This is an optimization exercise on Yosys and OpenROAD, whose aim is small area, not a production implementation.
In this exercise RTL edits were held to simulation tests only and were not proved equivalent to the original.
The series may have gaps, and a smaller design here may also do less where the tests do not look.
No activity file was given, so power comes from the tool's default toggle rates.

==> design/flow/design.v <==
module ram_1r1w_sync
  #(parameter [31:0] width_p = 8
  ,parameter [31:0] depth_p = 512
  /*verilator lint_off UNUSEDPARAM*/
  ,parameter filename_p = "memory_init_file.bin")
  /*verilator lint_on UNUSEDPARAM*/
  (input [0:0] clk_i
  ,input [0:0] reset_i
  ,input [0:0] wr_valid_i
  ,input [width_p-1:0] wr_data_i
  ,input [$clog2(depth_p) - 1 : 0] wr_addr_i
  ,input [0:0] rd_valid_i
  ,input [$clog2(depth_p) - 1 : 0] rd_addr_i
  ,output [width_p-1:0] rd_data_o);
  logic [width_p-1:0] ram [depth_p-1:0];
  logic [width_p-1:0] rd_data_l;
  always_ff @(posedge clk_i) begin
    if (~reset_i && rd_valid_i)
      rd_data_l <= ram[rd_addr_i];
    if (~reset_i && wr_valid_i) 
      ram[wr_addr_i] <= wr_data_i;
  end
  assign rd_data_o = rd_data_l;
endmodule
module fifo_1r1w
  #(parameter [31:0] width_p = 32
   ,parameter [31:0] depth_log2_p = 4
   )
  (input [0:0] clk_i
  ,input [0:0] reset_i
  ,input [width_p-1:0] data_i
  ,input [0:0] ready_i
  ,input [0:0] valid_i
  ,output [0:0] ready_o 
  ,output [0:0] valid_o 
  ,output [width_p-1:0] data_o 
  );
  logic [depth_log2_p:0] wr_ptr, rd_ptr;
  logic wr_en;
  assign wr_en = valid_i & ready_o;
  logic rd_en;
  assign rd_en = valid_o & ready_i;
  logic [0:0] full;
  assign full = (wr_ptr[depth_log2_p] ^ rd_ptr[depth_log2_p]) 
                && (wr_ptr[depth_log2_p-1:0] == rd_ptr[depth_log2_p-1:0]);
  logic [0:0] empty;
  assign empty = ~(wr_ptr[depth_log2_p] ^ rd_ptr[depth_log2_p]) 
                 && (wr_ptr[depth_log2_p-1:0] == rd_ptr[depth_log2_p-1:0]);
  assign ready_o = ~full;
  assign valid_o = ~empty;
  logic [width_p-1:0] rd_data_l;
  logic [depth_log2_p:0] mux;
  assign mux = (rd_en) ? (rd_ptr + 1) : rd_ptr;
  ram_1r1w_sync #(
    .width_p(width_p),
    .depth_p(1<<depth_log2_p),
    .filename_p("")
  ) ram_inst (
    .clk_i(clk_i),
    .reset_i(reset_i),
    .wr_valid_i(wr_en),
    .wr_data_i(data_i),
    .wr_addr_i(wr_ptr[depth_log2_p-1:0]),
    .rd_valid_i(1'b1),
    .rd_addr_i(mux[depth_log2_p-1:0]),
    .rd_data_o(rd_data_l)
  );
  logic [0:0] trail;
  logic [width_p-1:0] data_l;
  logic [0:0] firstwrite;
  always_ff @(posedge clk_i) begin
    if (reset_i) begin
      wr_ptr <= '0;
      rd_ptr <= '0;
      data_l <= '0;
      trail <= '0;
      firstwrite <= '0;
    end
    else begin
      if (wr_en) begin
        wr_ptr <= wr_ptr + 1;
        data_l <= data_i;
      end
      if (rd_en) begin
        rd_ptr <= rd_ptr + 1;
      end
    firstwrite <= (wr_en & empty) | (firstwrite & rd_en);
    trail <= (mux == wr_ptr) & rd_en;
    end
  end
  assign data_o = (firstwrite | trail) ? data_l : rd_data_l;
endmodule
==> design/flow/run.sh <==
#!/bin/bash
# synth_recipe.tcl (not shown) runs the flow's synth.tcl, then flattens the netlist and writes it again
# the make line also repeats each setting of config.mk as NAME=value (left out here)
make -C /OpenROAD-flow-scripts/flow DESIGN_CONFIG=/design/flow/config.mk WORK_HOME=/design/flow/orfs CLKGATE_MAP_FILE= SYNTH_SCRIPT=/design/flow/synth_recipe.tcl finish
==> design/flow/config.mk <==
export PLATFORM = sky130hd
export DESIGN_NAME = fifo_1r1w
export DESIGN_NICKNAME = fifo_1r1w
export VERILOG_FILES = /design/flow/design.v
export SDC_FILE = /design/flow/constraint.sdc
export NUM_CORES = 4
export LEC_CHECK = 0
export CAP_MARGIN = 20
export CORE_MARGIN = 2
export CORE_UTILIZATION = 40
export SLEW_MARGIN = 20
==> design/flow/constraint.sdc <==
create_clock -name core_clock -period 5.0 [get_ports {clk_i}]
set_input_delay 1.0000 -clock core_clock [delete_from_list [all_inputs] [get_ports {clk_i}]]
set_output_delay 1.0000 -clock core_clock [all_outputs]
set_load 0.01 [all_outputs]
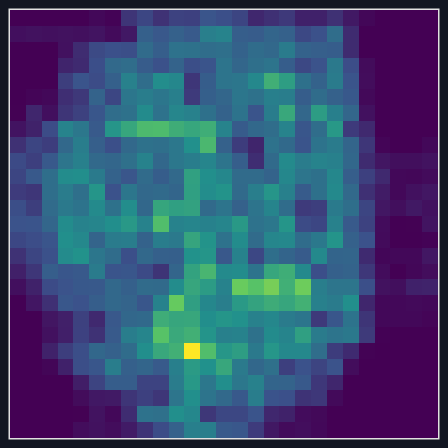
(run_1/wire_density.png)
The die is cut into 27 by 27 equal tiles; dark purple is low, yellow is high, scaled to the fullest tile. Values are wire area over tile area, all layers added.
- emptiest ninth of the die: bottom right
- mean over tiles: 0.17
- tiles over half the peak: 9.5%
- nearly empty tiles: 18%
- fullest tile: 0.67

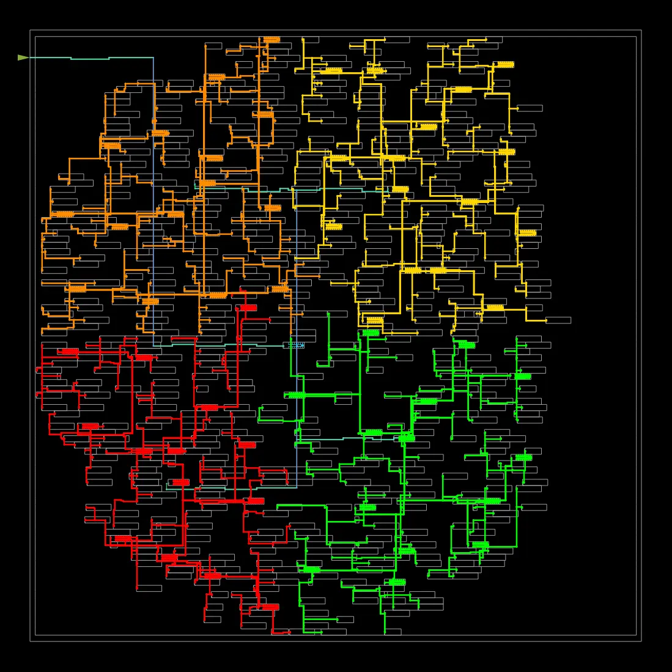
(run_1/cts_layout.png)
number of sequential storage elements: 588
Inserted Clock Buffers: 60
root cell of the clock tree: sky130_fd_sc_hd__clkbuf_16

==> results.yml, run 1 <==
sta:
  clock-skew-final_ns: 0.0174
  max_clock_freq_ghz: 0.236
  unrepaired_setup_endpoints_after_global_routing: "false"
  slew_headroom_pct: 37.1
  finalCritPeriodShare_pct: 84.9
  hold_viol_final: 0
  fin_setup_tns_ns: 0
  maxSlewViolCount: 0
  final-setup-viol-count: 0
  timing.hold.ws_ns: 0.452
  post-route-min-period_ns: 4.24
critical_path:
  worstSetupPathType: "flop to primary output"
  critical-path-top-delay-family: "simple AND/OR/NAND/NOR gates"
  critical_path.slowest_cell: "sky130_fd_sc_hd__and4_1"
  timing.critical_path.depth: 4
  cp.required_ns: 4.00
  timing.critical_path.to_type: "primary output"
  critical_path_arrival_ns: 3.24
  worst-r2r-setup-slack_ns: 1.13
  regToRegEndpoint: "ram_inst.rd_data_l[13]"
  cp_cell_sequence: "xnor2_1 > and4_1 > nand2_1 > clkdlybuf4s50_1"
  top_fanout_value_on_the_critical_path: 17
  crit_path_max_incr_delay_ns: 0.80
  worst_r2r_startpoint: "rd_ptr[3]"
  worstSetupEndpoint: "ready_o[0]"
  path_buf_inv: 1
detailed_routing:
  number_of_drc_violations_after_detailed_routing: 0
  drt_wl_total_um: 76100
  wire_per_inst_um: 28.1
  dr_wl_met3_um: 4740
  route.top_layer_used: "met4"
  num_vias: 16600
  postRouteAntennaNets: 0
  drtIter0Drc: 1664
  drt-pass1-iter-count: 6
  sum_of_met2_wire_segment_lengths_after_detailed_routing_um: 37100
floorplanning:
  io-pin-count: 70
  fp.coreArea_um2: 68500
  placement_rows: 96
  tap-cell-count: 882
  floorplan.initialDensity_pct: 40.3
  die_w_um: 267
  die-area_um2: 71100
finish:
  fraction_of_area_in_multi_input_gates_pct: 31.6
  clk_share_pct: 6.15
  largest_reg_flops: 512
  num-fill-cells: 5874
  layout.core_utilization_pct: 46.0
  layout_common_cells: "sky130_fd_sc_hd__edfxtp_1 (544), sky130_fd_sc_hd__mux4_2 (232), sky130_fd_sc_hd__nand2_1 (199), sky130_fd_sc_hd__a21oi_1 (109), sky130_fd_sc_hd__nor2_1 (78)"
  final_non_clock_buffer_share_pct: 4.03
  multi_input_area_um2: 9940
  finalNetCount: 1811
  post-route-cell-area_um2: 31500
  num-nonclk-inverters: 6
  diodes: 1
  final_common_cell: "sky130_fd_sc_hd__edfxtp_1"
  buffers_excl_clock: 125
  drive_above_1_share_pct: 26.3
  nMultiInputCombCells: 989
  largest-register: "ram_inst.ram"
  biggestRegsByFlops: "ram_inst.ram (512), data_l (32), ram_inst.rd_data_l (32)"
clock_tree:
  cts.reportedPaths.clkPinSlew_ns: 0.06
  number_of_gates_resized_after_cts: 0
  cts-hold-fix-buffers: 0
  htree_levels: 2
  cts_post_setup_buffers_inserted: 0
hold_path:
  hold_startpoint: "data_l[25]"
  holdPathEnd: "data_l[25]"
  min_path_type: "flop to flop"
power:
  p_int_mw: 9.54
  power_combinational_mw: 3.16
  power.share.clock_pct: 33.5
  design_power_total_mw: 13.2
  cellLeakagePower_nw: 10.1
  power.ir.vdd_worst_v: 0.000277
  sw_frac_of_total_pct: 27.7
  share_comb_of_total_power_pct: 23.9
  net_switching_component_of_the_power_mw: 3.65
  seqPwrFrac_pct: 42.5
  power_leader: "registers"
global_routing:
  antenna_violations_before_repair: 1
  grt_first_pass_wirelength_um: 113000
  grt_util_met2_pct: 35.3
  grt-ovfl-total: 0
  grt_use_met3_pct: 3.51
logic_synthesis:
  synth_common_cells: "sky130_fd_sc_hd__edfxtp_1 (544), sky130_fd_sc_hd__mux4_2 (232), sky130_fd_sc_hd__nand2_1 (200)"
  synth_most_common_cell: "sky130_fd_sc_hd__edfxtp_1"
  post_synth_inst_count: 1718
  synth_cell_type_count: 45
  synthDominantCellAreaShare_pct: 59.2
  mean_instance_size_in_the_synthesized_netlist_um2: 16.1
  yosys_register_bits: 588
  synth-warning-count: 2
  synth.area.mux_share_pct: 23.4
  ys_dominant_reg_cell: "sky130_fd_sc_hd__edfxtp_1"
  synth_simple_gate_area_share_pct: 5.75
  synth_adder_area_share_pct: 0.227
  synth_top_cells_by_area: "sky130_fd_sc_hd__edfxtp_1 (59%), sky130_fd_sc_hd__mux4_2 (19%), sky130_fd_sc_hd__dfxtp_1 (3.2%), sky130_fd_sc_hd__nand2_1 (2.7%), sky130_fd_sc_hd__mux2_2 (2.3%)"
  async_reset_ff_share_pct: 0
  seq_area_frac_synth_pct: 62.4
  synth_compound_gate_area_share_pct: 5.41
  yosysTopAreaCell: "sky130_fd_sc_hd__edfxtp_1"
run_status:
  outcome: "no timing/DRC/antenna violations"
flow_run:
  maxCapViolations: 0
placed_design:
  dp_worst_setup_slack_ns: 0.862
  gp_congestion: 0.828
  inst_count_dp: 2590
  dp_hpwl_um: 43600
  port_buffers: 69
  placedInstanceArea_um2: 29600
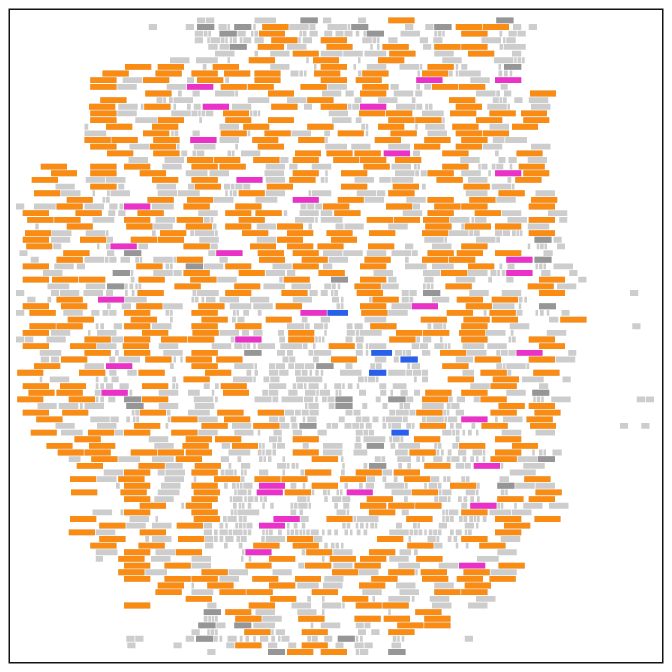
(run_1/registers.png)
- orange: `ram_inst.ram` (placed flops 512; where all over the die)
- magenta: `ram_inst.rd_data_l` (placed flops 32)
- blue: `rd_ptr` (placed flops 5; where middle)
- not coloured: 39
sequential power: 5.61 mW
share of cell area taken by flip-flops and latches: 54.7%

## Run 2: what changed since run 1
==> design/flow/design.v (replaced) <==
module ram_1r1w_sync
  #(parameter [31:0] width_p = 8
   ,parameter [31:0] depth_p = 16
   )
  (input [0:0] clk_i
  ,input [0:0] shift_i
  ,input [width_p-1:0] data_i
  ,input [$clog2(depth_p)-1:0] rd_addr_i
  ,output [width_p-1:0] rd_data_o
  );
  logic [width_p-1:0] mem [depth_p-1:0];
  always_ff @(posedge clk_i) begin
    if (shift_i) begin
      mem[0] <= data_i;
      for (int i = 1; i < depth_p; i++)
        mem[i] <= mem[i-1];
    end
  end
  assign rd_data_o = mem[rd_addr_i];
endmodule
module fifo_1r1w
  #(parameter [31:0] width_p = 32
   ,parameter [31:0] depth_log2_p = 4
   )
  (input [0:0] clk_i
  ,input [0:0] reset_i
  ,input [width_p-1:0] data_i
  ,input [0:0] ready_i
  ,input [0:0] valid_i
  ,output [0:0] ready_o
  ,output [0:0] valid_o
  ,output [width_p-1:0] data_o
  );
  localparam int depth_lp = 1 << depth_log2_p;
  logic [depth_log2_p-1:0] ptr;
  logic v, f;
  assign valid_o = v;
  assign ready_o = ~f;
  wire wr_en = valid_i & ~f;
  wire rd_en = v & ready_i;
  always_ff @(posedge clk_i) begin
    if (reset_i) begin
      ptr <= '1;
      v <= 1'b0;
      f <= 1'b0;
    end else if (wr_en & ~rd_en) begin
      ptr <= ptr + 1'b1;
      v <= 1'b1;
      f <= (ptr == depth_log2_p'(depth_lp - 2));
    end else if (rd_en & ~wr_en) begin
      ptr <= ptr - 1'b1;
      v <= (ptr != '0);
      f <= 1'b0;
    end
  end
  ram_1r1w_sync #(.width_p(width_p), .depth_p(depth_lp)) mem
    (.clk_i(clk_i)
    ,.shift_i(wr_en)
    ,.data_i(data_i)
    ,.rd_addr_i(ptr)
    ,.rd_data_o(data_o)
    );
endmodule
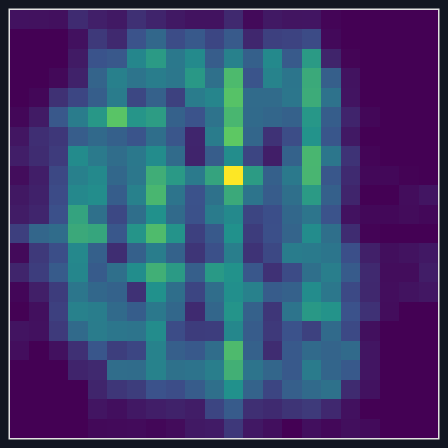
(run_2/wire_density.png)
The die is cut into 22 by 22 equal tiles; dark purple is low, yellow is high, scaled to the fullest tile. Values are wire area over tile area, all layers added.
- fullest tile: 0.64
- mean over tiles: 0.14
- tiles over half the peak: 8.3%
- nearly empty tiles: 20%
- emptiest ninth of the die: top right
- densest ninth of the die: middle

==> results.yml, run 2 <==
run_status:
  outcome: "no timing/DRC/antenna violations"
logic_synthesis:
  yosys_register_bits: 518
  synth_cell_type_count: 46
  ys_dominant_reg_cell: "sky130_fd_sc_hd__edfxtp_1"
  synth-warning-count: 3
  synth_compound_gate_area_share_pct: 13.8
  synth_top_cells_by_area: "sky130_fd_sc_hd__edfxtp_1 (79%), sky130_fd_sc_hd__a22oi_1 (3.5%), sky130_fd_sc_hd__a221oi_1 (2.1%), sky130_fd_sc_hd__mux2i_1 (1.2%), sky130_fd_sc_hd__a211oi_1 (1.1%)"
  synthDominantCellAreaShare_pct: 78.8
  seq_area_frac_synth_pct: 79.4
  synth_common_cells: "sky130_fd_sc_hd__edfxtp_1 (512), sky130_fd_sc_hd__a22oi_1 (91), sky130_fd_sc_hd__nor2_1 (55)"
sta:
  max_clock_freq_ghz: 0.206
  finalCritPeriodShare_pct: 97.0
  clock-skew-final_ns: 0.0218
  post-route-min-period_ns: 4.85
  fin_setup_tns_ns: 0
  maxSlewViolCount: 0
  final-setup-viol-count: 0
detailed_routing:
  drt-pass1-iter-count: 5
  drtIter0Drc: 1248
  dr_wl_met3_um: 3150
  drt_wl_total_um: 44700
  num_vias: 10900
clock_tree:
  number_of_gates_resized_after_cts: 0
  cts_made_buffers: 52
  htree_levels: 2
power:
  cellLeakagePower_nw: 7.51
  power.share.clock_pct: 33.5
  sw_frac_of_total_pct: 26.7
  seqPwrFrac_pct: 49.4
  power.ir.vdd_worst_v: 0.000215
  power_leader: "registers"
critical_path:
  crit_path_max_incr_delay_ns: 0.67
  regToRegEndpoint: "f"
  critical_path.slowest_cell: "sky130_fd_sc_hd__ha_2"
  top_fanout_value_on_the_critical_path: 24
  critical_path_arrival_ns: 3.85
  worst_r2r_startpoint: "ptr[3]"
  worstSetupEndpoint: "data_o[31]"
  timing.critical_path.depth: 8
hold_path:
  min_path_type: "flop to flop"
  hold_startpoint: "mem.mem[7][23]"
  holdPathEnd: "mem.mem[8][23]"
finish:
  clk_share_pct: 6.88
  buffers_excl_clock: 106
  layout_common_cells: "sky130_fd_sc_hd__edfxtp_1 (512), sky130_fd_sc_hd__a22oi_1 (91), sky130_fd_sc_hd__clkdlybuf4s50_1 (69), sky130_fd_sc_hd__nor2_1 (55), sky130_fd_sc_hd__clkbuf_16 (53)"
  biggestRegsByFlops: "mem.mem (512), ptr (4)"
  num-nonclk-inverters: 3
  design.seq.count: 518
floorplanning:
  die_w_um: 225
  io-pin-count: 70
  placement_rows: 80
placed_design:
  gp_congestion: 0.778
  dp_worst_setup_slack_ns: 0.799
  dp_hpwl_um: 24200
global_routing:
  grt_first_pass_wirelength_um: 67300
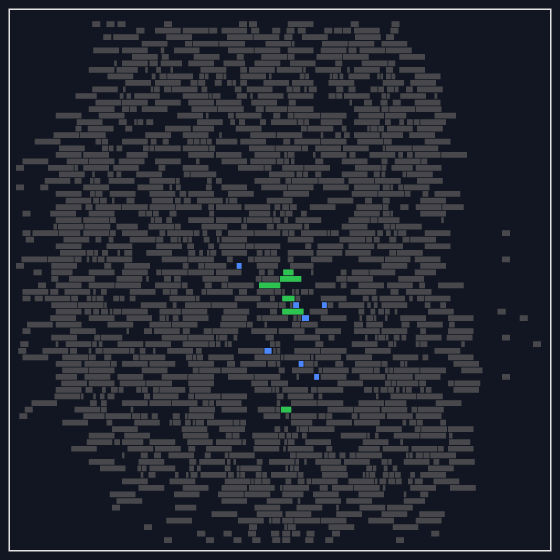
(run_2/gate_families.png)
- blue: AND and OR gates (cells 7; most used and2_1; where middle)
- green: adder and majority cells (cells 6; most used ha_4; where middle)
fraction of area in multi-input gates: 16.3%
most common cell after layout, fill and taps aside: sky130_fd_sc_hd__edfxtp_1
number of non-filler instances in the completed layout: 1849

## Run 3: what changed since run 2
--- a/design/flow/design.v
+++ b/design/flow/design.v
@@ -1,20 +1,8 @@
 module ram_1r1w_sync
-  #(parameter [31:0] width_p = 8
-   ,parameter [31:0] depth_p = 16
-   )
-  (input [0:0] clk_i
-  ,input [0:0] shift_i
-  ,input [width_p-1:0] data_i
-  ,input [$clog2(depth_p)-1:0] rd_addr_i
-  ,output [width_p-1:0] rd_data_o
+  #(parameter [31:0] depth_p = 16)
+  (input [depth_p-1:0] d_i
+  ,input [depth_p-1:0] sel_n_i
+  ,output d_o
   );
-  logic [width_p-1:0] mem [depth_p-1:0];
-  always_ff @(posedge clk_i) begin
-    if (shift_i) begin
-      mem[0] <= data_i;
-      for (int i = 1; i < depth_p; i++)
-        mem[i] <= mem[i-1];
-    end
-  end
-  assign rd_data_o = mem[rd_addr_i];
+  assign d_o = &(d_i | sel_n_i);
 endmodule
@@ -55,9 +43,22 @@
   end
-  ram_1r1w_sync #(.width_p(width_p), .depth_p(depth_lp)) mem
-    (.clk_i(clk_i)
-    ,.shift_i(wr_en)
-    ,.data_i(data_i)
-    ,.rd_addr_i(ptr)
-    ,.rd_data_o(data_o)
-    );
+  logic [width_p-1:0] mem [depth_lp-1:0];
+  always_ff @(posedge clk_i) begin
+    if (wr_en) begin
+      mem[0] <= data_i;
+      for (int i = 1; i < depth_lp; i++)
+        mem[i] <= mem[i-1];
+    end
+  end
+  logic [depth_lp-1:0] sel_n;
+  always_comb
+    for (int i = 0; i < depth_lp; i++)
+      sel_n[i] = (ptr != depth_log2_p'(i));
+  for (genvar b = 0; b < width_p; b++) begin : rd
+    logic [depth_lp-1:0] col;
+    for (genvar i = 0; i < depth_lp; i++) begin : c
+      assign col[i] = mem[i][b];
+    end
+    ram_1r1w_sync #(.depth_p(depth_lp)) mux
+      (.d_i(col), .sel_n_i(sel_n), .d_o(data_o[b]));
+  end
 endmodule
--- a/design/flow/config.mk
+++ b/design/flow/config.mk
@@ -11 +11,2 @@
 export SLEW_MARGIN = 20
+export SYNTH_HIERARCHICAL = 1
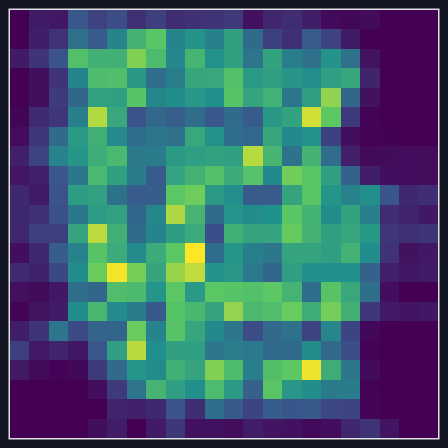
(run_3/wire_density.png)
The die is cut into 22 by 22 equal tiles; dark purple is low, yellow is high, scaled to the fullest tile. Values are wire area over tile area, all layers added.
- densest ninth of the die: middle
- tiles over half the peak: 33%
- fullest tile: 0.41
- nearly empty tiles: 14%
WL per Instance: 23.3 µm
global-route usage over all layers: 17.5%
final routed wirelength across all metal layers: 41500 µm

==> results.yml, run 3 <==
logic_synthesis:
  async_reset_ff_share_pct: 0
  ys_dominant_reg_cell: "sky130_fd_sc_hd__edfxtp_1"
  synth_top_cells_by_area: "sky130_fd_sc_hd__edfxtp_1 (85%), sky130_fd_sc_hd__o22ai_1 (8.8%), sky130_fd_sc_hd__nor2_1 (2.7%), sky130_fd_sc_hd__and4_1 (1.5%), sky130_fd_sc_hd__dfxtp_1 (0.66%)"
  synth_simple_gate_area_share_pct: 4.99
  yosysTopAreaCell: "sky130_fd_sc_hd__edfxtp_1"
  synth-warning-count: 8
  synth_common_cells: "sky130_fd_sc_hd__edfxtp_1 (512), sky130_fd_sc_hd__o22ai_1 (256), sky130_fd_sc_hd__nor2_1 (131)"
  seq_area_frac_synth_pct: 85.2
  mean_instance_size_in_the_synthesized_netlist_um2: 18.4
  synth_most_common_cell: "sky130_fd_sc_hd__edfxtp_1"
  synth.area.mux_share_pct: 0.110
power:
  seqPwrFrac_pct: 53.2
  seq_cell_power_mw: 5.35
  power.share.clock_pct: 36.0
  cellLeakagePower_nw: 7.03
  net_switching_component_of_the_power_mw: 2.37
  power.ir.vdd_worst_v: 0.000231
  power_leader: "registers"
  sw_frac_of_total_pct: 23.5
  power_combinational_mw: 1.09
critical_path:
  worstSetupPathType: "flop to primary output"
  worst-r2r-setup-slack_ns: 2.94
  critical-path-top-delay-family: "buffers and inverters"
  worstSetupEndpoint: "data_o[7]"
  cp_cell_sequence: "inv_1 > ha_1 > nand2_1 > buf_4 > o22ai_1 > nor2_1 > and4_1 > clkdlybuf4s50_1"
  regToRegEndpoint: "mem[15][9]"
  critical_path.slowest_cell: "sky130_fd_sc_hd__clkdlybuf4s50_1"
  timing.critical_path.to_type: "primary output"
  worst_r2r_startpoint: "f"
  crit_path_max_incr_delay_ns: 0.57
  critical_path_arrival_ns: 3.27
  timing.critical_path.depth: 8
hold_path:
  hold_startpoint: "mem[1][11]"
  holdPathEnd: "mem[2][11]"
floorplanning:
  tap-cell-count: 600
  io-pin-count: 70
  placement_rows: 78
  die-area_um2: 47200
  fp.coreArea_um2: 45100
finish:
  biggestRegsByFlops: "mem (512), ptr (4)"
  largest-register: "mem"
  post-route-cell-area_um2: 21500
  buffers_excl_clock: 99
  final_non_clock_buffer_share_pct: 4.83
  clk_share_pct: 7.19
  finalNetCount: 1181
  drive_above_1_share_pct: 8.40
  share_of_cell_area_taken_by_flip_flops_and_latches_pct: 72.0
  fraction_of_area_in_multi_input_gates_pct: 12.4
  multi_input_area_um2: 2680
  nMultiInputCombCells: 463
  num-fill-cells: 3774
  design.seq.count: 518
  number_of_non_filler_instances_in_the_completed_layout: 1778
  num-nonclk-inverters: 5
sta:
  post-route-min-period_ns: 4.27
  hold_viol_final: 0
  finalCritPeriodShare_pct: 85.3
  timing.hold.ws_ns: 0.439
  fin_setup_tns_ns: 0
placed_design:
  placedInstanceArea_um2: 20000
clock_tree:
  cts_post_setup_buffers_inserted: 0
  htree_levels: 2
  cts-hold-fix-buffers: 0
  number_of_gates_resized_after_cts: 0
flow_run:
  maxCapViolations: 0
global_routing:
  antenna_violations_before_repair: 0
  grt-ovfl-total: 0
  grt_util_met2_pct: 25.4
  grt_first_pass_wirelength_um: 62200
  grt_use_met3_pct: 3.31
run_status:
  outcome: "no timing/DRC/antenna violations"
detailed_routing:
  drtIter0Drc: 1327
  dr_wl_met3_um: 3090
  postRouteAntennaNets: 0
  number_of_drc_violations_after_detailed_routing: 0
  route.top_layer_used: "met4"
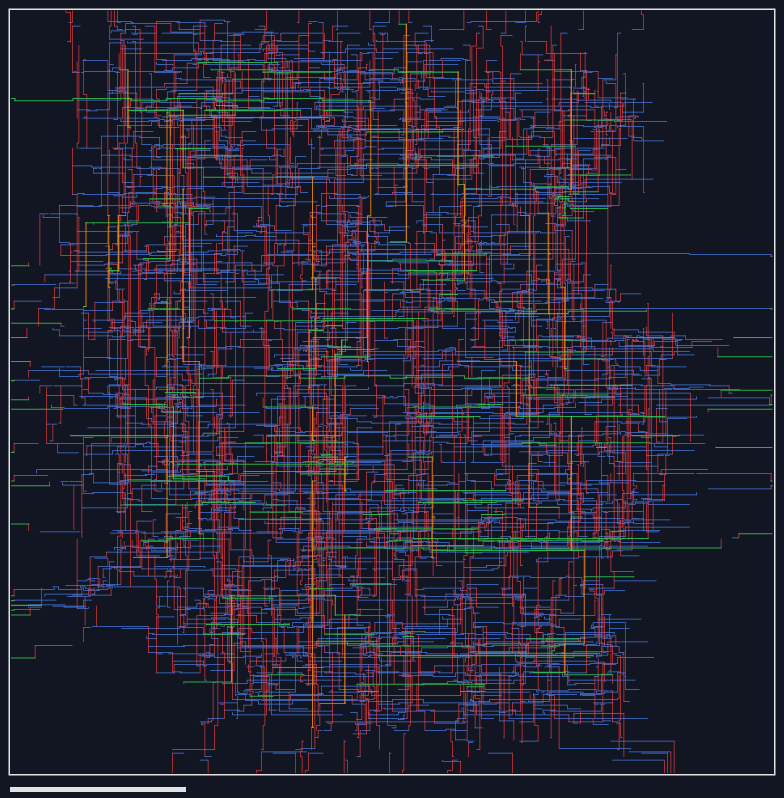
(run_3/metal_stack.png)
Bar = 50 µm.
- red: met2 (wire length 18300 µm)
- blue: met1 (wire length 19000 µm)
- orange: met4 (wire length 1110 µm)
- green: met3 (wire length 3090 µm)
vias after detailed routing: 10200

## Run 4: what changed since run 3
==> design/flow/design.v (replaced) <==
module ram_1r1w_sync
  #(parameter [31:0] depth_p = 16)
  (input [depth_p-1:0] d_i
  ,input [depth_p-1:0] sel_n_i
  ,input odd_i
  ,output d_o
  );
  localparam int pairs_lp = depth_p / 2;
  logic [pairs_lp-1:0] y;
  for (genvar p = 0; p < pairs_lp; p++) begin : pr
    localparam int k = 4 * (p / 2) + (p % 2);
    rd_pair u (.a_i(d_i[k]), .sa_n_i(sel_n_i[k]), .b_i(d_i[k+2]), .sb_n_i(sel_n_i[k+2]), .y_o(y[p]));
  end
  logic [pairs_lp/2-1:0] ye, yo;
  for (genvar p = 0; p < pairs_lp / 2; p++) begin : sp
    assign ye[p] = y[2*p];
    assign yo[p] = y[2*p+1];
  end
  rd_fin uf (.ye_i(ye), .yo_i(yo), .odd_i(odd_i), .d_o(d_o));
endmodule
module ring_bit
  (input din_i
  ,input we_i
  ,input we_n_i
  ,input prev_i
  ,output d_o
  );
  assign d_o = ~((din_i | we_n_i) & (prev_i | we_i));
endmodule
module rd_pair
  (input a_i
  ,input sa_n_i
  ,input b_i
  ,input sb_n_i
  ,output y_o
  );
  assign y_o = ~((a_i | sa_n_i) & (b_i | sb_n_i));
endmodule
module rd_fin
  (input [3:0] ye_i
  ,input [3:0] yo_i
  ,input odd_i
  ,output d_o
  );
  assign d_o = ~|ye_i & ~(~|yo_i & odd_i);
endmodule
module fifo_1r1w
  #(parameter [31:0] width_p = 32
   ,parameter [31:0] depth_log2_p = 4
   )
  (input [0:0] clk_i
  ,input [0:0] reset_i
  ,input [width_p-1:0] data_i
  ,input [0:0] ready_i
  ,input [0:0] valid_i
  ,output [0:0] ready_o
  ,output [0:0] valid_o
  ,output [width_p-1:0] data_o
  );
  localparam int depth_lp = 1 << depth_log2_p;
  logic [depth_log2_p-1:0] wp, rp;
  logic v, f;
  assign valid_o = v;
  assign ready_o = ~f;
  wire wr_en = valid_i & ~f;
  wire rd_en = v & ready_i;
  always_ff @(posedge clk_i) begin
    if (reset_i) begin
      wp <= depth_log2_p'(1);
      rp <= '0;
      v <= 1'b0;
      f <= 1'b0;
    end else begin
      wp <= wp + {{(depth_log2_p-1){1'b0}}, 1'b1} + {{(depth_log2_p-1){1'b0}}, wr_en};
      rp <= rp + {{(depth_log2_p-1){1'b0}}, 1'b1} + {{(depth_log2_p-1){1'b0}}, rd_en};
      if (wr_en & ~rd_en) begin
        v <= 1'b1;
        f <= (wp == rp);
      end else if (rd_en & ~wr_en) begin
        v <= (wp != rp + depth_log2_p'(2));
        f <= 1'b0;
      end
    end
  end
  logic [depth_lp-1:0] we, we_n;
  always_comb
    for (int j = 0; j < depth_lp; j++) begin
      we[j] = wr_en & (wp == depth_log2_p'(j));
      we_n[j] = ~we[j];
    end
  logic [depth_lp-1:0] rs_n;
  always_comb
    for (int j = 0; j < depth_lp; j++)
      rs_n[j] = (rp != depth_log2_p'(j));
  wire [width_p-1:0] data_n = ~data_i;
  logic [width_p-1:0] mem [depth_lp-1:0];
  logic [width_p-1:0] mem_d [depth_lp-1:0];
  for (genvar j = 0; j < depth_lp; j++) begin : slot
    wire [width_p-1:0] din = (j % 2 == 0) ? data_n : data_i;
    for (genvar b = 0; b < width_p; b++) begin : b_
      ring_bit rb
        (.din_i(din[b]), .we_i(we[j]), .we_n_i(we_n[j])
        ,.prev_i(mem[(j + depth_lp - 1) % depth_lp][b])
        ,.d_o(mem_d[j][b]));
    end
  end
  always_ff @(posedge clk_i)
    for (int j = 0; j < depth_lp; j++)
      mem[j] <= mem_d[j];
  for (genvar b = 0; b < width_p; b++) begin : rd
    logic [depth_lp-1:0] col;
    for (genvar j = 0; j < depth_lp; j++) begin : c
      assign col[j] = mem[j][b];
    end
    ram_1r1w_sync #(.depth_p(depth_lp)) mux
      (.d_i(col), .sel_n_i(rs_n), .odd_i(rp[0]), .d_o(data_o[b]));
  end
endmodule
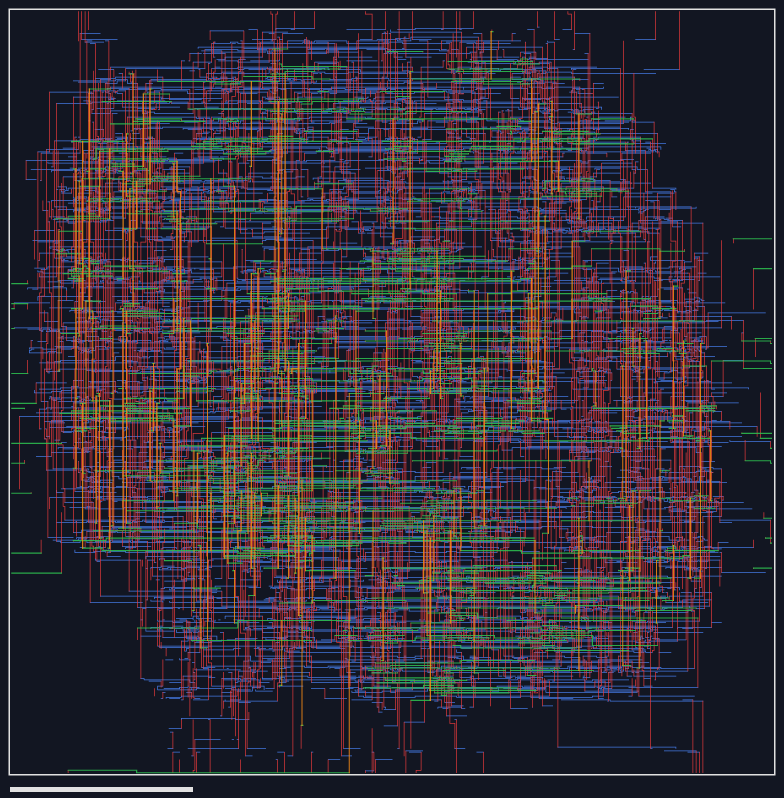
(run_4/metal_stack.png)
Bar = 50 µm.
- blue: met1 (wire length 27.4 mm)
- green: met3 (wire length 8950 µm)
- orange: met4 (wire length 4560 µm)
- red: met2 (wire length 30.6 mm)

==> results.yml, run 4 <==
run_status:
  outcome: "no timing/DRC/antenna violations"
sta:
  post-route-min-period_ns: 4.83
  clock-skew-final_ns: 0.0214
  fin_setup_tns_ns: 0
  hold_viol_final: 0
  slew_headroom_pct: 22.5
  timing.hold.ws_ns: 0.424
  final-setup-viol-count: 0
power:
  p_int_mw: 10.3
  seqPwrFrac_pct: 52.3
  power_leader: "registers"
  seq_cell_power_mw: 7.67
  power.ir.vdd_worst_v: 0.000306
  design_power_total_mw: 14.7
global_routing:
  grt_use_met3_pct: 7.62
  grt_util_met2_pct: 48.1
  grt_util_all_layers_pct: 31.7
placed_design:
  inst_count_dp: 2185
  gp_congestion: 0.880
  dp_worst_setup_slack_ns: 0.839
  placedInstanceArea_um2: 18600
flow_run:
  maxCapViolations: 0
logic_synthesis:
  synth_top_cells_by_area: "sky130_fd_sc_hd__dfxtp_1 (63%), sky130_fd_sc_hd__o22ai_1 (29%), sky130_fd_sc_hd__or4_1 (1.4%), sky130_fd_sc_hd__nor4_1 (1.2%), sky130_fd_sc_hd__a21oi_1 (0.96%)"
  async_reset_ff_share_pct: 0
  synth_compound_gate_area_share_pct: 29.9
  synth_adder_area_share_pct: 0.450
  synth_most_common_cell: "sky130_fd_sc_hd__o22ai_1"
  synth.area.mux_share_pct: 0
  post_synth_inst_count: 1538
clock_tree:
  cts_post_setup_buffers_inserted: 0
  cts.root.buffer_cell: "sky130_fd_sc_hd__clkbuf_16"
critical_path:
  top_fanout_value_on_the_critical_path: 21
  worst-r2r-setup-slack_ns: 2.17
  path_buf_inv: 3
  critical_path_arrival_ns: 3.83
  worstSetupPathType: "flop to primary output"
finish:
  biggestRegsByFlops: "mem (512), rp (4), wp (4)"
  post-route-cell-area_um2: 20500
  number_of_non_filler_instances_in_the_completed_layout: 2281
  share_of_cell_area_taken_by_flip_flops_and_latches_pct: 51.0
  final_non_clock_buffer_share_pct: 5.64
  finalNetCount: 1750
  diodes: 0
  num-nonclk-inverters: 38
  num-fill-cells: 3715
detailed_routing:
  drtIter0Drc: 2196
  route.top_layer_used: "met4"
  sum_of_met2_wire_segment_lengths_after_detailed_routing_um: 30600
  postRouteAntennaNets: 0
  wire_per_inst_um: 31.3
  dr_wl_met3_um: 8950
hold_path:
  min_path_type: "flop to flop"
  hold_startpoint: "mem[4][14]"
floorplanning:
  die_w_um: 208
  placement_rows: 74
  floorplan.initialDensity_pct: 40.7
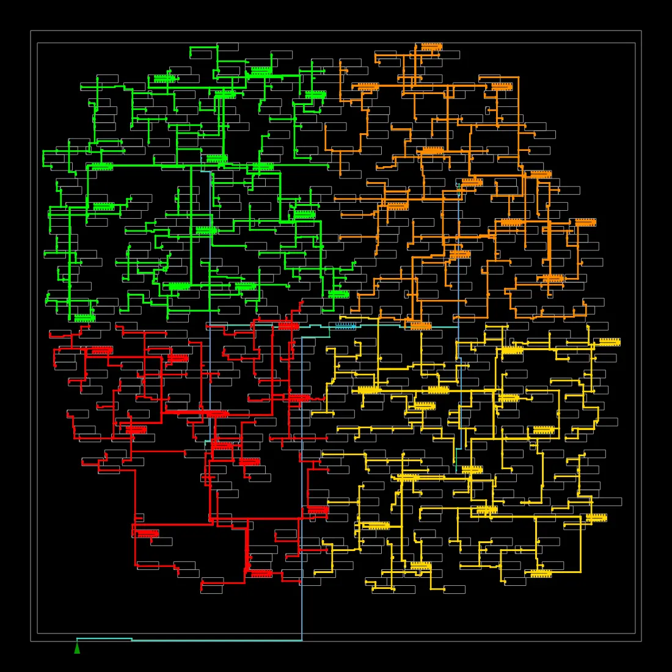
(run_4/cts_layout.png)
Clock Sinks: 522
H-tree depth: 2
number of sequential storage elements: 522
Inserted Clock Buffers: 52

## Run 5: what changed since run 4
--- a/design/flow/config.mk
+++ b/design/flow/config.mk
@@ -10,2 +10,4 @@
 export CORE_UTILIZATION = 40
+export CTS_CLUSTER_DIAMETER = 100
+export CTS_CLUSTER_SIZE = 30
 export SLEW_MARGIN = 20
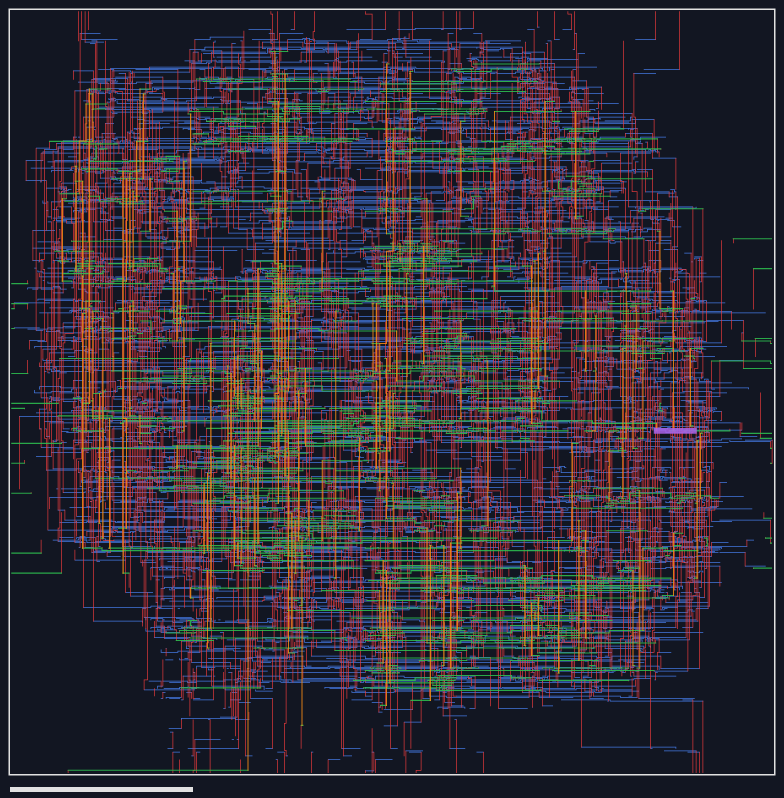
(run_5/metal_stack.png)
Bar = 50 µm.
- green: met3 (wire length 8660 µm)
- red: met2 (wire length 30.7 mm)
- orange: met4 (wire length 4150 µm)
- purple: met5 (wire length 10.1 µm)
- blue: met1 (wire length 26.8 mm)

==> results.yml, run 5 <==
run_status:
  outcome: "no timing/DRC/antenna violations"
detailed_routing:
  drtIter0Drc: 2235
  drt-pass1-iter-count: 7
  postRouteAntennaNets: 0
  route.top_layer_used: "met5"
critical_path:
  top_fanout_value_on_the_critical_path: 16
  path_buf_inv: 3
  crit_path_max_incr_delay_ns: 0.61
sta:
  unrepaired_setup_endpoints_after_global_routing: "false"
  max_clock_freq_ghz: 0.207
  hold_viol_final: 0
  final-setup-viol-count: 0
  finalCritPeriodShare_pct: 96.8
  post-route-min-period_ns: 4.84
global_routing:
  grt-ovfl-total: 0
  grt_first_pass_wirelength_um: 102000
  antenna_violations_before_repair: 1
flow_run:
  maxCapViolations: 0
logic_synthesis:
  seq_area_frac_synth_pct: 62.7
  post_synth_inst_count: 1538
  synthDominantCellAreaShare_pct: 62.7
  yosysTopAreaCell: "sky130_fd_sc_hd__dfxtp_1"
  synth_simple_gate_area_share_pct: 5.17
  synth_most_common_cell: "sky130_fd_sc_hd__o22ai_1"
  synth_adder_area_share_pct: 0.450
  synth_compound_gate_area_share_pct: 29.9
finish:
  largest-register: "mem"
  largest_reg_flops: 512
  layout.core_utilization_pct: 46.9
  biggestRegsByFlops: "mem (512), rp (4), wp (4)"
  drive_above_1_share_pct: 7.76
  post-route-cell-area_um2: 19200
floorplanning:
  floorplan.initialDensity_pct: 40.7
  io-pin-count: 70
  die-area_um2: 43300
clock_tree:
  number_of_gates_resized_after_cts: 0
  cts.reportedPaths.clkPinSlew_ns: 0.12
  cts_post_setup_buffers_inserted: 0
  cts-hold-fix-buffers: 0
placed_design:
  placedInstanceArea_um2: 18600
  dp_hpwl_um: 38700
power:
  power.ir.vdd_worst_v: 0.000346
  cellLeakagePower_nw: 7.08
hold_path:
  hold_startpoint: "mem[9][23]"
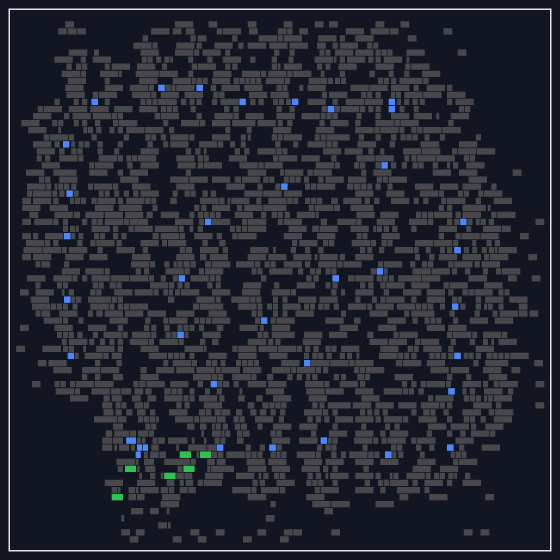
(run_5/gate_families.png)
- green: adder and majority cells (cells 6; most used ha_1)
- blue: AND and OR gates (cells 37; most used or4_1; where all over the die)
number of non-filler instances in the completed layout: 2209
fraction of area in multi-input gates: 32.6%
most common cell after layout, fill and taps aside: sky130_fd_sc_hd__o22ai_1

## Run 6: what changed since run 5
--- a/design/flow/design.v
+++ b/design/flow/design.v
@@ -87,3 +87,3 @@
     for (int j = 0; j < depth_lp; j++) begin
-      we[j] = wr_en & (wp == depth_log2_p'(j));
+      we[j] = ~f & (wp == depth_log2_p'(j));
       we_n[j] = ~we[j];
--- a/design/flow/config.mk
+++ b/design/flow/config.mk
@@ -9,5 +9,6 @@
 export CORE_MARGIN = 2
-export CORE_UTILIZATION = 40
+export CORE_UTILIZATION = 70
 export CTS_CLUSTER_DIAMETER = 100
 export CTS_CLUSTER_SIZE = 30
+export PLACE_DENSITY = 0.8
 export SLEW_MARGIN = 20
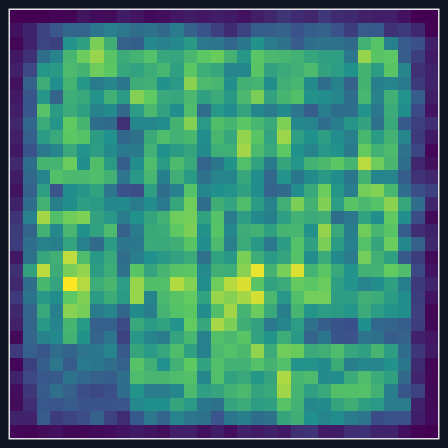
(run_6/wire_density.png)
The die is cut into 32 by 32 equal tiles; dark purple is low, yellow is high, scaled to the fullest tile. Values are wire area over tile area, all layers added.
- emptiest ninth of the die: bottom left
- nearly empty tiles: 1.6%
- tiles over half the peak: 50%
- mean over tiles: 0.50

==> results.yml, run 6 <==
critical_path:
  worst_r2r_startpoint: "wp[3]"
  timing.critical_path.depth: 8
  critical_path_arrival_ns: 3.93
  timing.critical_path.to_type: "primary output"
  cp.required_ns: 4.00
  cp_cell_sequence: "buf_4 > nor2_1 > nand2_1 > buf_12 > o22ai_1 > or4_1 > a21oi_1 > clkdlybuf4s50_1"
  worst-r2r-setup-slack_ns: 1.73
sta:
  max_clock_freq_ghz: 0.203
  slew_headroom_pct: 14.5
  clock-skew-final_ns: 0.0217
  maxSlewViolCount: 0
logic_synthesis:
  async_reset_ff_share_pct: 0
  synth_most_common_cell: "sky130_fd_sc_hd__o22ai_1"
  synth_compound_gate_area_share_pct: 30.0
  synth_adder_area_share_pct: 0.452
  synth.area.mux_share_pct: 0
  synth_top_cells_by_area: "sky130_fd_sc_hd__dfxtp_1 (63%), sky130_fd_sc_hd__o22ai_1 (29%), sky130_fd_sc_hd__or4_1 (1.4%), sky130_fd_sc_hd__nor4_1 (1.2%), sky130_fd_sc_hd__inv_1 (1.2%)"
  mean_instance_size_in_the_synthesized_netlist_um2: 10.8
  synth_simple_gate_area_share_pct: 4.73
  yosysTopAreaCell: "sky130_fd_sc_hd__dfxtp_1"
  synth-warning-count: 10
  ys_dominant_reg_cell: "sky130_fd_sc_hd__dfxtp_1"
clock_tree:
  cts.root.buffer_cell: "sky130_fd_sc_hd__clkbuf_16"
  clock-sinks: 522
  cts_post_setup_buffers_inserted: 0
  cts-hold-fix-buffers: 0
finish:
  largest-register: "mem"
  layout.core_utilization_pct: 80.4
  finalNetCount: 1720
  buffers_excl_clock: 130
  final_common_cell: "sky130_fd_sc_hd__o22ai_1"
  nMultiInputCombCells: 951
  drive_above_1_share_pct: 6.62
  largest_reg_flops: 512
floorplanning:
  tap-cell-count: 319
  io-pin-count: 70
  die-area_um2: 25000
  die_w_um: 158
global_routing:
  grt-ovfl-total: 0
  antenna_violations_before_repair: 0
  grt_util_all_layers_pct: 51.3
  grt_use_met3_pct: 18.8
power:
  seqPwrFrac_pct: 60.4
  sw_frac_of_total_pct: 32.4
  p_int_mw: 8.56
  power_leader: "registers"
  seq_cell_power_mw: 7.66
  power.share.clock_pct: 15.9
placed_design:
  inst_count_dp: 1973
  gp_congestion: 0.949
detailed_routing:
  num_vias: 16800
  number_of_drc_violations_after_detailed_routing: 0
  drt_wl_total_um: 65300
  drt-pass1-iter-count: 9
  route.top_layer_used: "met4"
  sum_of_met2_wire_segment_lengths_after_detailed_routing_um: 26200
flow_run:
  maxCapViolations: 0
hold_path:
  min_path_type: "flop to flop"
  holdPathEnd: "mem[12][4]"
run_status:
  outcome: "no timing/DRC/antenna violations"
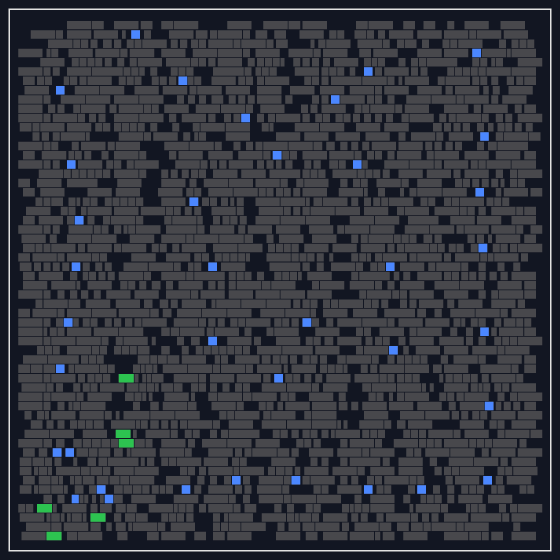
(run_6/gate_families.png)
- green: adder and majority cells (cells 6; most used ha_1; where bottom left)
- blue: AND and OR gates (cells 37; most used or4_1; where all over the die)
number of non-filler instances in the completed layout: 1996
fraction of area in multi-input gates: 32.1%

## Run 7: what changed since run 6
--- a/design/flow/design.v
+++ b/design/flow/design.v
@@ -22,3 +22,2 @@
   (input din_i
-  ,input we_i
   ,input we_n_i
@@ -27,3 +26,3 @@
   );
-  assign d_o = ~((din_i | we_n_i) & (prev_i | we_i));
+  assign d_o = ~((din_i | we_n_i) & prev_i);
 endmodule
@@ -84,8 +83,15 @@
   end
-  logic [depth_lp-1:0] we, we_n;
+  wire at_wp = ~f | rd_en;
+  wire at_wp1 = ~f & ((wp != rp) | rd_en);
+  logic [depth_lp-1:0] we_n;
   always_comb
-    for (int j = 0; j < depth_lp; j++) begin
-      we[j] = ~f & (wp == depth_log2_p'(j));
-      we_n[j] = ~we[j];
-    end
+    for (int j = 0; j < depth_lp; j++)
+      we_n[j] = ~((at_wp & (wp == depth_log2_p'(j)))
+                | (at_wp1 & (wp == depth_log2_p'(j + depth_lp - 1)))
+                | (reset_i & (j == 0)));
+  wire hs = wr_en & ~reset_i;
+  wire hs_e = hs & ~wp[0];
+  wire hs_o = hs & wp[0];
+  wire [width_p-1:0] din_e = ~data_i & {width_p{hs_e}};
+  wire [width_p-1:0] din_o = data_i & {width_p{hs_o}};
   logic [depth_lp-1:0] rs_n;
@@ -94,3 +100,2 @@
       rs_n[j] = (rp != depth_log2_p'(j));
-  wire [width_p-1:0] data_n = ~data_i;
   logic [width_p-1:0] mem [depth_lp-1:0];
@@ -98,6 +103,6 @@
   for (genvar j = 0; j < depth_lp; j++) begin : slot
-    wire [width_p-1:0] din = (j % 2 == 0) ? data_n : data_i;
+    wire [width_p-1:0] din = (j % 2 == 0) ? din_e : din_o;
     for (genvar b = 0; b < width_p; b++) begin : b_
       ring_bit rb
-        (.din_i(din[b]), .we_i(we[j]), .we_n_i(we_n[j])
+        (.din_i(din[b]), .we_n_i(we_n[j])
         ,.prev_i(mem[(j + depth_lp - 1) % depth_lp][b])
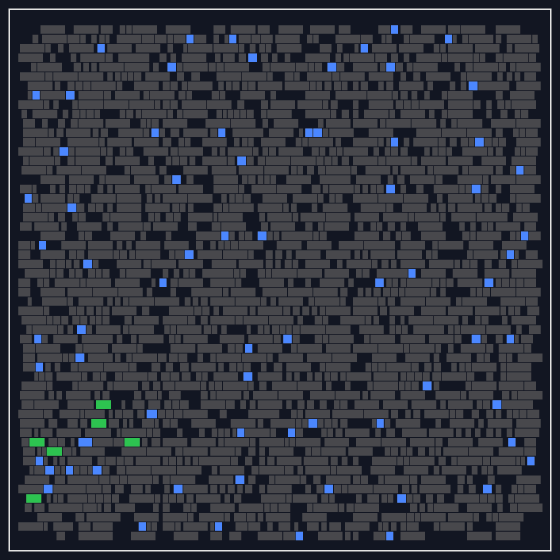
(run_7/gate_families.png)
- green: adder and majority cells (cells 6; most used ha_1; where bottom left)
- blue: AND and OR gates (cells 71; most used and2_1; where all over the die)
most common cell after layout, fill and taps aside: sky130_fd_sc_hd__dfxtp_1
fraction of area in multi-input gates: 32.2%
number of non-filler instances in the completed layout: 1992

==> results.yml, run 7 <==
finish:
  biggestRegsByFlops: "mem (512), rp (4), wp (4)"
  largest-register: "mem"
  final_non_clock_buffer_share_pct: 5.42
  multi_input_area_um2: 5890
  largest_reg_flops: 512
  drive_above_1_share_pct: 6.19
  finalNetCount: 1722
  design.seq.count: 522
  buffers_excl_clock: 109
  nMultiInputCombCells: 1019
  layout_common_cells: "sky130_fd_sc_hd__dfxtp_1 (521), sky130_fd_sc_hd__o21ai_1 (512), sky130_fd_sc_hd__o22ai_1 (256), sky130_fd_sc_hd__clkdlybuf4s50_1 (69), sky130_fd_sc_hd__nor2_1 (42)"
  clk_share_pct: 2.98
  num-nonclk-inverters: 7
  num-fill-cells: 1524
  layout.core_utilization_pct: 80.3
sta:
  slew_headroom_pct: 17.5
  finalCritPeriodShare_pct: 97.8
  hold_viol_final: 0
  maxSlewViolCount: 0
  clock-skew-final_ns: 0.0199
  max_clock_freq_ghz: 0.205
  timing.hold.ws_ns: 0.404
  unrepaired_setup_endpoints_after_global_routing: "false"
  final-setup-viol-count: 0
  post-route-min-period_ns: 4.89
detailed_routing:
  viasPerCell: 7.33
  wire_per_inst_um: 27.2
  drt-met1-wl_um: 19300
  route.top_layer_used: "met4"
  drt_wl_total_um: 54100
  number_of_drc_violations_after_detailed_routing: 0
  dr_wl_met3_um: 7860
  drtIter0Drc: 2082
  sum_of_met2_wire_segment_lengths_after_detailed_routing_um: 23600
  num_vias: 14600
power:
  seq_cell_power_mw: 7.49
  cellLeakagePower_nw: 6.99
  power_combinational_mw: 2.66
  power.share.clock_pct: 16.5
  sw_frac_of_total_pct: 31.7
  share_comb_of_total_power_pct: 21.9
  power.ir.vdd_worst_v: 0.000455
  net_switching_component_of_the_power_mw: 3.86
  design_power_total_mw: 12.2
  p_int_mw: 8.29
  seqPwrFrac_pct: 61.6
critical_path:
  worstSetupEndpoint: "data_o[20]"
  critical_path.slowest_cell: "sky130_fd_sc_hd__dfxtp_1"
  cp_cell_sequence: "nor2_1 > nand2_2 > buf_4 > o22ai_1 > or4_1 > a21oi_1 > clkdlybuf4s50_1"
  crit_path_max_incr_delay_ns: 0.61
  worstSetupPathType: "flop to primary output"
  path_buf_inv: 2
  worst-r2r-setup-slack_ns: 1.79
  worst_r2r_startpoint: "wp[1]"
  top_fanout_value_on_the_critical_path: 17
  timing.critical_path.to_type: "primary output"
  critical_path_arrival_ns: 3.89
  critical-path-top-delay-family: "simple AND/OR/NAND/NOR gates"
placed_design:
  dp_hpwl_um: 30400
  gp_congestion: 0.886
  inst_count_dp: 1970
  port_buffers: 69
  dp_worst_setup_slack_ns: 0.886
  placedInstanceArea_um2: 17800
floorplanning:
  io-pin-count: 70
  placement_rows: 55
  die_w_um: 157
  floorplan.die.height_um: 157
  fp.coreArea_um2: 22800
  tap-cell-count: 313
  die-area_um2: 24500
  floorplan.initialDensity_pct: 71.6
global_routing:
  grt_start_max_net_pins: 33
  grt_util_all_layers_pct: 43.5
  grt_first_pass_wirelength_um: 80700
  antenna_violations_before_repair: 0
  grt_use_met3_pct: 9.00
  grt-ovfl-total: 0
  grt_util_met2_pct: 66.9
logic_synthesis:
  synth_simple_gate_area_share_pct: 6.63
  post_synth_inst_count: 1562
  syn_area_um2: 16300
  seq_area_frac_synth_pct: 64.1
  synth.area.mux_share_pct: 0
  synth_compound_gate_area_share_pct: 27.3
  ys_dominant_reg_cell: "sky130_fd_sc_hd__dfxtp_1"
  async_reset_ff_share_pct: 0
  synth_adder_area_share_pct: 0.460
  synthDominantCellAreaShare_pct: 64.1
  mean_instance_size_in_the_synthesized_netlist_um2: 10.4
  synth-warning-count: 10
  yosys_register_bits: 522
  synth_cell_type_count: 42
  yosysTopAreaCell: "sky130_fd_sc_hd__dfxtp_1"
  synth_top_cells_by_area: "sky130_fd_sc_hd__dfxtp_1 (64%), sky130_fd_sc_hd__o21ai_1 (16%), sky130_fd_sc_hd__o22ai_1 (9.8%), sky130_fd_sc_hd__or4_1 (1.5%), sky130_fd_sc_hd__and2_1 (1.3%)"
  synth_common_cells: "sky130_fd_sc_hd__dfxtp_1 (522), sky130_fd_sc_hd__o21ai_1 (512), sky130_fd_sc_hd__o22ai_1 (256)"
clock_tree:
  cts-hold-fix-buffers: 0
  clock-sinks: 522
  cts.root.buffer_cell: "sky130_fd_sc_hd__clkbuf_16"
  cts_post_setup_buffers_inserted: 0
  cts.reportedPaths.clkPinSlew_ns: 0.11
hold_path:
  min_path_type: "flop to flop"
  holdPathEnd: "mem[11][4]"
run_status:
  outcome: "no timing/DRC/antenna violations"
flow_run:
  maxCapViolations: 0
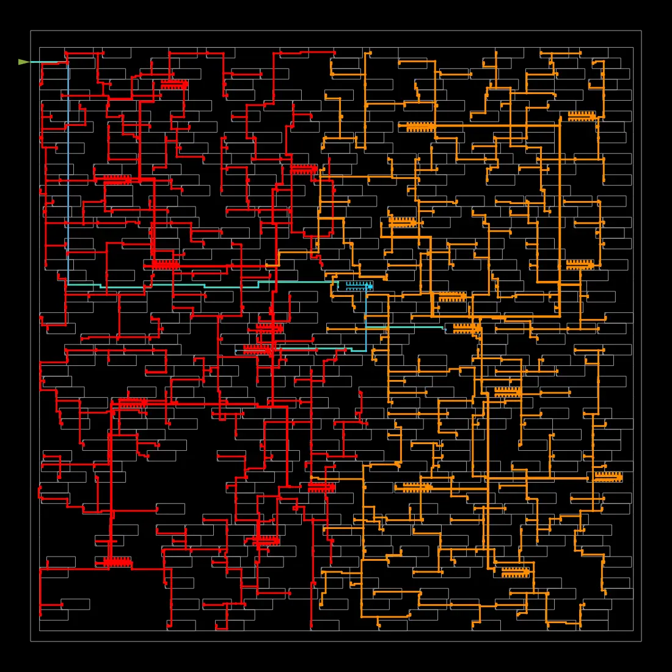
(run_7/cts_layout.png)
H-tree depth: 1
Inserted Clock Buffers: 21


==> gallery <==
Wiring heat map.
image #1
The die is cut into 21 by 21 equal tiles; dark purple is low, yellow is high, scaled to the fullest tile. Values are wire area over tile area, all layers added.
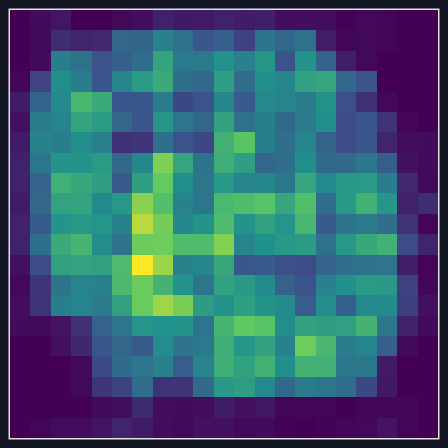
image #2
The die is cut into 31 by 31 equal tiles; dark purple is low, yellow is high, scaled to the fullest tile. Values are wire area over tile area, all layers added.
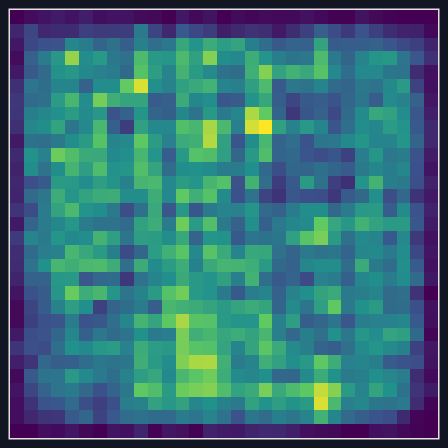
Image #1 is run 5.
Image #2 is run 7.


==> screenshots <==
Selected gate families.
picture 1
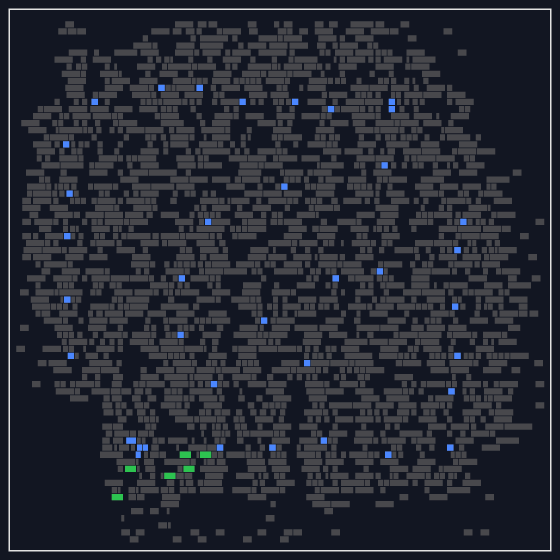
picture 2
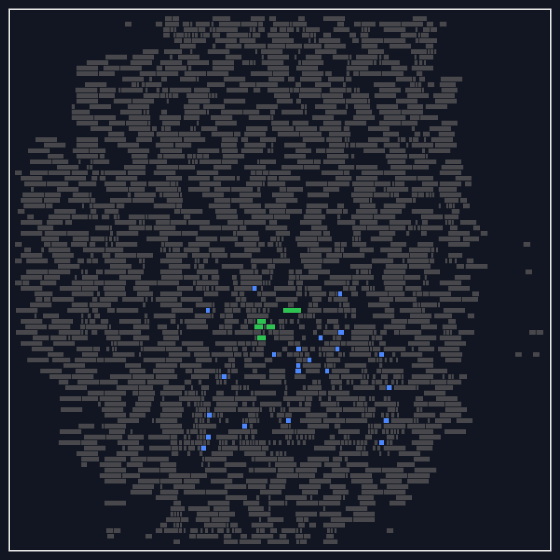
picture 3
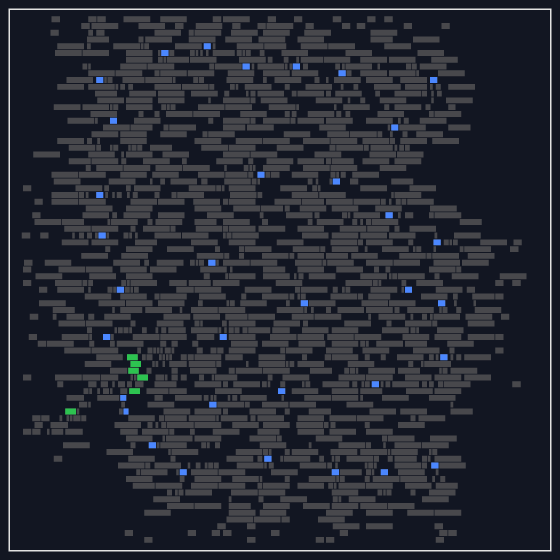
- run 3 = picture 3
- run 4 = picture 1
- run 1 = picture 2

